This is an optimization exercise on Yosys and OpenROAD, whose aim is small area, not a production implementation.
Function was checked by simulation only, so behaviour that the tests miss may differ from the original.
No activity file was given, so power comes from the tool's default toggle rates.

<file path="design/flow/config.mk">
export PLATFORM = sky130hd
export DESIGN_NAME = TOP_MODULE
export DESIGN_NICKNAME = TOP_MODULE
export VERILOG_FILES = /design/flow/design.v
export SDC_FILE = /design/flow/constraint.sdc
export NUM_CORES = 4
export LEC_CHECK = 0
export CAP_MARGIN = 20
export CORE_MARGIN = 2
export CORE_UTILIZATION = 40
export SLEW_MARGIN = 20
</file>
<file path="design/flow/constraint.sdc">
create_clock -name core_clock -period 8.0 [get_ports {clk}]
set_input_delay 1.6000 -clock core_clock [delete_from_list [all_inputs] [get_ports {clk}]]
set_output_delay 1.6000 -clock core_clock [all_outputs]
set_load 0.01 [all_outputs]
</file>
<file path="design/flow/design.v">
module ADD_SUB_pre (A,B,SEL,OUT);
input [17:0] A,B;
input SEL ;
output reg [17:0] OUT;
always@(*)begin
    if(SEL==0)
OUT=A+B;
    else 
OUT=A-B;
end
endmodule
module ADD_SUB_post (A,B,CIN,SEL,OUT,CARRY_OUT);
input [47:0] A,B;
input SEL ,CIN;
output reg [47:0] OUT;
output reg CARRY_OUT;
always@(*) begin
    if(SEL==0)
{CARRY_OUT,OUT}=A+B+CIN;
    else 
{CARRY_OUT,OUT}=A-(B+CIN);
end
endmodule
module LOGIC_INPUT(D,clk,CE,Q,rst);
parameter WIDTH=1;
parameter DREG=1;
parameter RSTTYPE="SYNC";
input [WIDTH-1:0] D; 
input clk,rst,CE;
output reg [WIDTH-1:0] Q;
generate
	if(DREG) begin
			if(RSTTYPE == "SYNC") begin
				always @(posedge clk) begin
					if(CE) begin
						if (rst) begin
							Q <= 0;
						end
						else begin
							Q <= D;
						end
					end
				end
			end
			else if (RSTTYPE == "ASYNC") begin
				always @(posedge clk or posedge rst) begin
					if (rst) begin
						Q <= 0;
					end
					else if(CE) begin
						Q <= D;
					end
				end
			end
	end
	else begin
		always @(*) begin
			Q = D;
		end
	end
endgenerate
endmodule
module MUX_B (in0,in1,out);
parameter B_INPUT="DIRECT";
input [17:0]in0,in1;
output [17:0]out;
case(B_INPUT)
"DIRECT" : assign out=in0;
"CASCADE": assign out=in1;
default  : assign out=18'b0;
endcase
endmodule
module MUX_C (in0,in1,out);
parameter CARRYINSEL="OPMODE5";
input in0,in1;
output out;
case(CARRYINSEL)
"OPMODE5": assign out=in0;
"CARRYIN": assign out=in1;
default  : assign out=1'b0;
endcase
endmodule
module MUX (in0,in1,in2,in3,sel,out);
parameter INPUT_SIZE=4,
          SEL_SIZE=2,
          IO_WIDTH=48;
input      [IO_WIDTH-1:0] in0,in1,in2,in3;
input      [SEL_SIZE-1:0] sel;
output reg [IO_WIDTH-1:0] out;   
generate 
if(INPUT_SIZE==4 && SEL_SIZE==2 && IO_WIDTH==48)
always@(*)begin
case (sel)
    2'b00 :  out = in0;
    2'b01 :  out = in1;
    2'b10 :  out = in2;
    2'b11 :  out = in3;
endcase
end 
else if (INPUT_SIZE==2 && SEL_SIZE==1 && IO_WIDTH==18)
always@(*)begin
case (sel)
    1'b0 :  out = in0;
    1'b1 :  out = in1;
    default : out=in0;
endcase
end
else if (INPUT_SIZE==2 && SEL_SIZE==1 && IO_WIDTH==1)
always@(*)begin
case (sel)
    1'b0 :  out = in0;
    1'b1 :  out = in1;
    default : out=in0;
endcase
end
endgenerate    
endmodule
module TOP_MODULE(A,B,C,D,clk,CARRYIN,OPMODE,BCIN,RSTA,RSTB,RSTM,RSTP,RSTC,RSTD,RSTCARRYIN,RSTOPMODE,
                  CEA,CEB,CEM,CEP,CEC,CED,CECARRYIN,CEOPMODE, PCIN, BCOUT,PCOUT,P,M,CARRYOUT,CARRYOUTF);
parameter A0REG=0,
          A1REG=1,
          B0REG=0,
          B1REG=1,
          CREG=1,
          DREG=1,
          MREG=1,
          PREG=1,
          CARRYINREG=1,
          CARRYOUTREG=1,
          OPMODEREG=1,
          CARRYINSEL="OPMODE5",
          B_INPUT="DIRECT",
          RSTTYPE="SYNC";
input [17:0] A,B,D,BCIN;
input [47:0] C,PCIN;
input [7:0] OPMODE;
input clk,CARRYIN,RSTA,RSTB,RSTM,RSTP,RSTC,RSTD,RSTCARRYIN,
      RSTOPMODE,CEA,CEB,CEM,CEP,CEC,CED,CECARRYIN,CEOPMODE;
output [17:0]BCOUT; 
output [47:0] PCOUT,P;
output [35:0] M;
output CARRYOUT,CARRYOUTF;
wire [17:0] IN1,A1,A2,A3,B1,C1,D1,D2;
wire [47:0] G1,G2,H1,O2,CONC,EXTIN,A4;
wire [7:0]OpBUF;
wire [35:0] E1,F1;
wire IN2,A5,H2,O1,CIN;
assign CIN=A5;
MUX_B #(.B_INPUT(B_INPUT))
       M0 (B,BCIN,IN1);
LOGIC_INPUT #(.WIDTH('d18),.DREG(DREG),.RSTTYPE(RSTTYPE)) 
            M1 (D,clk,CED,A1,RSTD);
LOGIC_INPUT #(.WIDTH('d18),.DREG(B0REG),.RSTTYPE(RSTTYPE)) 
            M2 (IN1,clk,CEB,A2,RSTB);
LOGIC_INPUT #(.WIDTH('d18),.DREG(A0REG),.RSTTYPE(RSTTYPE)) 
            M3 (A,clk,CEA,A3,RSTA);  
LOGIC_INPUT #(.WIDTH('d48),.DREG(CREG),.RSTTYPE(RSTTYPE)) 
            M4 (C,clk,CEC,A4,RSTC);     
LOGIC_INPUT #(.WIDTH('d8),.DREG(OPMODEREG),.RSTTYPE(RSTTYPE))
            M5 (OPMODE,clk,CEOPMODE,OpBUF,RSTOPMODE);
ADD_SUB_pre M12 (A1,A2,OpBUF[6],B1);
MUX #(.INPUT_SIZE('d2),.SEL_SIZE('d1),.IO_WIDTH('d18))
            M13 (A2,B1,18'b0,18'b0,OpBUF[4],C1); 
LOGIC_INPUT #(.WIDTH('d18),.DREG(B1REG),.RSTTYPE(RSTTYPE)) 
            M6 (C1,clk,CEB,D1,RSTB);
LOGIC_INPUT #(.WIDTH('d18),.DREG(A1REG),.RSTTYPE(RSTTYPE)) 
            M7 (A3,clk,CEA,D2,RSTA);
assign E1= D1*D2;     
LOGIC_INPUT #(.WIDTH('d36),.DREG(MREG),.RSTTYPE(RSTTYPE)) 
            M8 (E1,clk,CEM,F1,RSTM);
assign EXTIN={12'b0,F1};
LOGIC_INPUT #(.WIDTH('d1),.DREG(CARRYINREG),.RSTTYPE(RSTTYPE)) 
            M11 (IN2,clk,CECARRYIN,A5,RSTCARRYIN);           
MUX_C #(.CARRYINSEL(CARRYINSEL)) 
            M10 (OpBUF[5],CARRYIN,IN2);
MUX #(.INPUT_SIZE('d4),.SEL_SIZE('d2),.IO_WIDTH('d48))
            M16 (48'b0,EXTIN,O2,CONC,OpBUF[1:0],G1);                      
assign CONC={D[11:0],D2,D1};
MUX #(.INPUT_SIZE('d4),.SEL_SIZE('d2),.IO_WIDTH('d48))
            M17 (48'b0,PCIN,O2,A4,OpBUF[3:2],G2);
ADD_SUB_post M15 (G2,G1,CIN,OpBUF[7],H1,H2);      
LOGIC_INPUT #(.WIDTH('d1),.DREG(CARRYOUTREG),.RSTTYPE(RSTTYPE))
            M18 (H2,clk,CECARRYIN,O1,RSTCARRYIN);
LOGIC_INPUT #(.WIDTH('d48),.DREG(PREG),.RSTTYPE(RSTTYPE))
            M19 (H1,clk,CEP,O2,RSTP);        
assign BCOUT=D1;
assign M=F1;
assign CARRYOUT=O1;
assign CARRYOUTF=O1;
assign PCOUT=O2;
assign P=O2; 
endmodule
</file>
<file path="design/flow/run.sh">
#!/bin/bash
# synth_recipe.tcl (not shown) runs the flow's synth.tcl, then flattens the netlist and writes it again
# the make line also repeats each setting of config.mk as NAME=value (left out here)
make -C /OpenROAD-flow-scripts/flow DESIGN_CONFIG=/design/flow/config.mk WORK_HOME=/design/flow/orfs CLKGATE_MAP_FILE= SYNTH_SCRIPT=/design/flow/synth_recipe.tcl finish
</file>
congestion_map.png
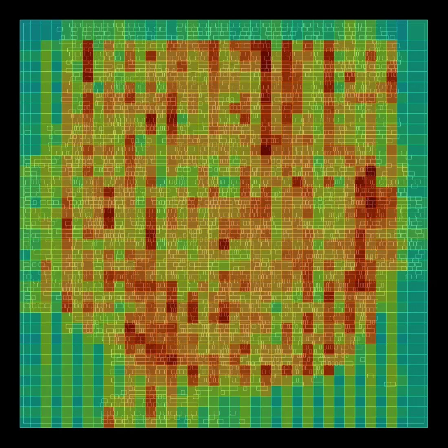
overall routing resource usage: 24.7%
met3 Resource Use GR: 2.75%
final core occ: 46.6%

ff_map.png
Scale: 2 px per um. Other sequential cells in the stronger gray, the rest of the logic in the fainter gray.
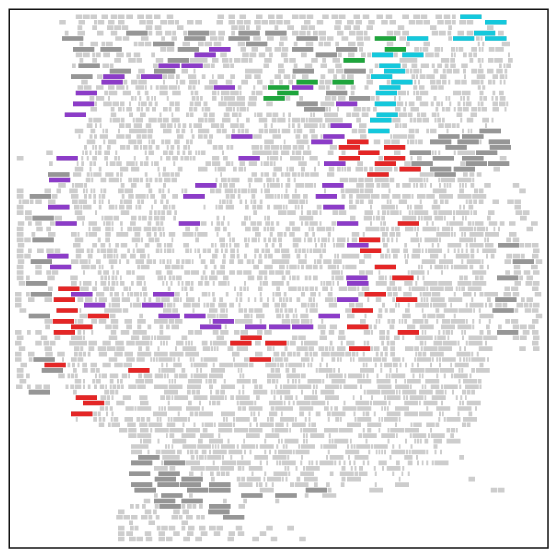
`M5.Q`: in green, flops 8, where top middle. `M19.Q`: in purple, flops 48. `M1.Q`: in cyan, flops 18. `M8.Q`: in red, flops 36.
sequential power: 1.90 mW
FF/Latch Area: 0.00589 mm^2
Seq area share: 18.1%

clock_wires.png
Scale: 2 px per um.
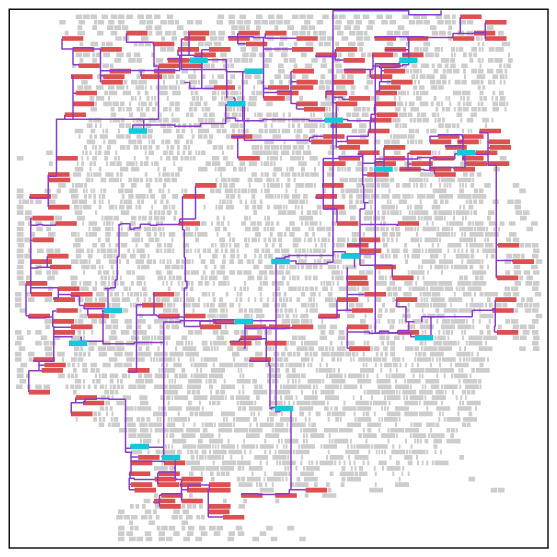
clock wires: in purple, length 3550 um. flip-flops: in red, count 196. clock-net drivers: in cyan, count 17.
There are 18 routed clock nets. Position of the flops: widely spread.
worst skew pair latency: 520 ps
Worst Skew: 23.6 ps

==> summary.txt <==
Status
  – Status: no timing/DRC/antenna violations

STA
  – Minimum clock period: 7470 ps
  – Max Slew Vio Count: 0
  – Final setup viols: 0
  – Fmax: 0.134 GHz
  – TNS Setup: 0 ps
  – Hold Vio Cnt, Final: 0
  – Relative slew slack: 27.7%
  – Period utilization: 93.3%
  – RSZ-0062 raised after global routing: no
  – Least-Margin Pin Slew: 1080 ps

Routing
  – Initial DRC Count: 1502
  – Routed Antenna Nets: 0
  – Drt wl/cell: 21.0 um
  – Pre-antenna DRT Iters: 6
  – Via-to-Cell Ratio: 5.32
  – DR DRC count: 0

Logic synthesis
  – Largest cells by area after synthesis: edfxtp_1 21%, fa_1 19%, ha_1 12%
  – Number of flops mapped to enable cells by yosys: 196
  – Mapped Nets: 3808
  – Synth unique cells: 96
  – Prevailing post-synth register cell: edfxtp_1
  – Most frequent cell after synthesis: inv_1
  – #FFs+latches synth: 196
  – Seq/Total Area, Yosys: 21.0%
  – Syn avg cell area: 9.07 um^2
  – Area leader, netlist: edfxtp_1
  – Yosys warns: 10
  – Synth top area share: 21.0%
  – Asr flop ratio synth: 0%
  – Commonest cells in the synthesized netlist: 443 x inv_1, 282 x nand2_1, 267 x ha_1
  – Cells after synthesis: 3086
  – Mapped cell area: 0.0280 mm^2

Clock network
  – CTS H-tree lvls: 4
  – Clock Root Buffer: clkbuf_16
  – Post-CTS Resized: 0
  – CTS tree: built
  – Clk buf depth: 2
  – CTS hold repair buffers: 0
  – Clock sink count: 196
  – Setup repair bufs after CTS: 0
  – Num CTS Buffers: 17
  – Clock slew seen by the registers of the worst setup and hold paths: 100 ps

GRT
  – First-pass GRT wire length: 135 mm
  – Vias in the first global route: 22.6k
  – GR Overflow Total: 0
  – Antenna violations before repair: 1
  – Largest net degree at the start of global routing: 73

Placed design
  – GPL Wtd Cong: 0.927
  – I/O Buffers: 326
  – Detailed placement HPWL: 71.2 mm
  – Dpl cell area: 0.0319 mm^2

Floorplanning
  – Initial Util: 40.2%
  – Row cnt: 97
  – # Taps: 940
  – DIE HEIGHT: 269 um
  – Die W: 269 um
  – IO Pins: 346
  – Placeable Area: 0.0697 mm^2

Worst setup path
  – Critical setup path kind: reg2reg
  – Slowest CP cell: edfxtp_1
  – Crit path max-delay family: adder cells
  – Worst EP required: 8260 ps
  – Startpoint Class: flip-flop
  – Critical path arrival: 7730 ps
  – Crit end category: flip-flop
  – Most Frequent Cell on Critical Path: fa_1
  – Cells along the critical path: nand2_1 > fa_1 > inv_1 > fa_1 > inv_1 > fa_1 > inv_1 > fa_1 > fa_1 > inv_1 > fa_1 > inv_1 > ha_1 > a21o_1 > a21o_1 > a21oi_1 > o21ai_0 > o41ai_2 > o21ai_1 > a311o_1 > a21oi_1 > xor2_1 > nor2_1
  – Worst Path Max Fanout: 15
  – Worst stage delay on the critical path: 950 ps
  – Buffers & Inverters on Critical Path: 5

Finish
  – Post-Layout Inst Area: 0.0325 mm^2
  – Multi-input logic area: 0.0195 mm^2
  – FF+latch count: 196
  – Nets: 4000
  – Clk_buf instances: 17
  – Filler Cell Count: 6779
  – Non-CTS buffers: 380
  – Area grow syn2layout: 16.0%
  – Layout clock area frac: 1.88%
  – Fraction of area in multi-input gates: 60.0%
  – Non-clock buffering overhead: 11.2%
  – Leading cell kind: multi-input gates
  – Inverters excl. clock: 445
  – Share of layout cells above drive strength 1: 6.99%
  – Antenna cells: 1
  – Multi-input gates: 2238

Power
  – Worst vdd ir: 0.854 mV
  – PwrDens: 424 mW/mm^2
  – P_leak: 14.6 nW

Worst hold path
  – Worst Hold Class: reg2reg

Job
  – MaxCap Viol Count: 0
blocks.png
Scale: 1.5 px per um. Other sequential cells in the stronger gray, the rest of the logic in the fainter gray.
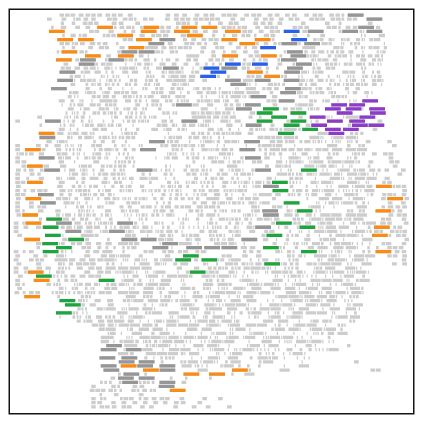
`M5`: in blue, flops 8, where top middle. `M4`: in orange, flops 48, where widely spread. `M6`: in purple, flops 18, where top right. `M8`: in green, flops 36.
Finished Layout Cells: 4232
Die ar.: 0.0721 mm^2

layers.png
Scale: 2 px per um.
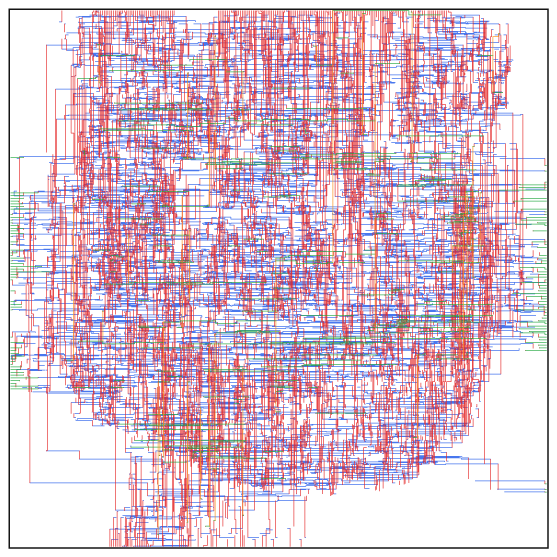
M4: in orange, wire length 1830 um. M2: in red, wire length 41.9 mm. M1: in blue, wire length 40.7 mm. M3: in green, wire length 4370 um.
routed wire length: 88.8 mm
vias after detailed routing: 22.5k

[worst paths after layout]
| kind | from | endpoint | slack [ps] | depth (start not counted) |
|---|---|---|---|---|
| setup reg to reg | M6.Q[7] | M8.Q[34] | 530 | 23 |
| hold reg to reg | M5.Q[5] | M11.Q | 550 | 1 |
| hold / removal | M5.Q[5] | M11.Q | 550 | 1 |
| setup / recovery | M6.Q[7] | M8.Q[34] | 530 | 23 |
[registers in the layout, indices dropped and copies added (netlist names)]
signal  flops
M8.Q       36
M7.Q       18
M19.Q      48
M18.Q       1
M5.Q        8
M11.Q       1
M6.Q       18
M4.Q       48
M1.Q       18
[per-stage QoR]
step                      total power, mW  instances  utilization (%)  worst slack, ps  hold slack (ps)
after detailed placement             12.6       4199             45.7              559              522
after CTS                            13.7       4231             46.6              547              558
final                                13.8       4232             46.6              535              550
after floorplan                      9.74       3086                -             1590              509
after global placement               12.7       4199             45.7              605              534
after global routing                 15.2       4231             46.6              160              573
[kinds of logic after synthesis]
group | Yosys count | share of synthesized area [%]
AND/OR/NAND/NOR | 906 | 16.2
buffers and inverters | 652 | 9.45
AO/OA/AOI/OAI | 560 | 14.2
adder cells (fa/ha/maj) | 528 | 30.6
flip-flops | 196 | 21.0
XOR/XNOR | 131 | 4.10
multiplexers | 113 | 4.41
[placed cells by master, fill, tap and decap left out, drive strengths merged, types with 11 or more instances in the layout]
cell type and count:
inv 455, clkdlybuf4s50 321, nand2 282, ha 267, fa 261, edfxtp 196
nor2 177, a21oi 151, and2 140, nor2b 132, xnor2 86, mux2 84
o21ai 72, a21o 65, a22o 61, buf 59, xor2 45, nor3 38
a211oi 34, mux2i 29, nand3 28, a22oi 27, nand2b 26, nand4 23
o21bai 20, o21a 20, and3 18, clkbuf 17, a31oi 17, o211ai 11
o31ai 11
[metal layers]
metal | GRT usage, % | vias to the layer above | part of all wire, % | wire length (um)
li1 | - | 10600 | - | -
met1 | 34.8 | 11200 | 46 | 40700
met2 | 40.6 | 613 | 47 | 41900
met3 | 2.75 | 84 | 4.9 | 4370
met4 | 6.29 | 0 | 2.1 | 1830
met5 | 0 | - | 0 | 0
[report_power, final]
| part | switching (mW) | total [mW] | internal [mW] |
|---|---|---|---|
| Combinational | 6.21 | 10.9 | 4.70 |
| Clock | 0.524 | 0.953 | 0.429 |
| Sequential | 0.340 | 1.90 | 1.56 |

==> what the ideal ports hide <==
How much do the figures lean on ideal ports? The routed layout below was timed once more, with nothing changed but the port constraints. Step 1 (the two cells are an assumption about what drives the block):
set clk [get_ports {clk}]
set_driving_cell -lib_cell sky130_fd_sc_hd__clkbuf_16 $clk
set_driving_cell -lib_cell sky130_fd_sc_hd__buf_2 [delete_from_list [all_inputs] $clk]
Step 2, shift: input delay + t, output delay - t, t = (earliest + latest rising clock arrival at the registers) / 2. This alone moves slack from input paths to output paths. Three values: no drivers, after step 1, after step 2; two values: the first two.
shift t [ns]: 0.569
slack for setup (ns): 0.535 / 0.535 / 0.535
worst setup path at the end: register to register
After both steps this run still meets setup and hold. For this run, drivers alone change the setup slack by 0.000 ns; drivers and shift together by 0.000 ns.
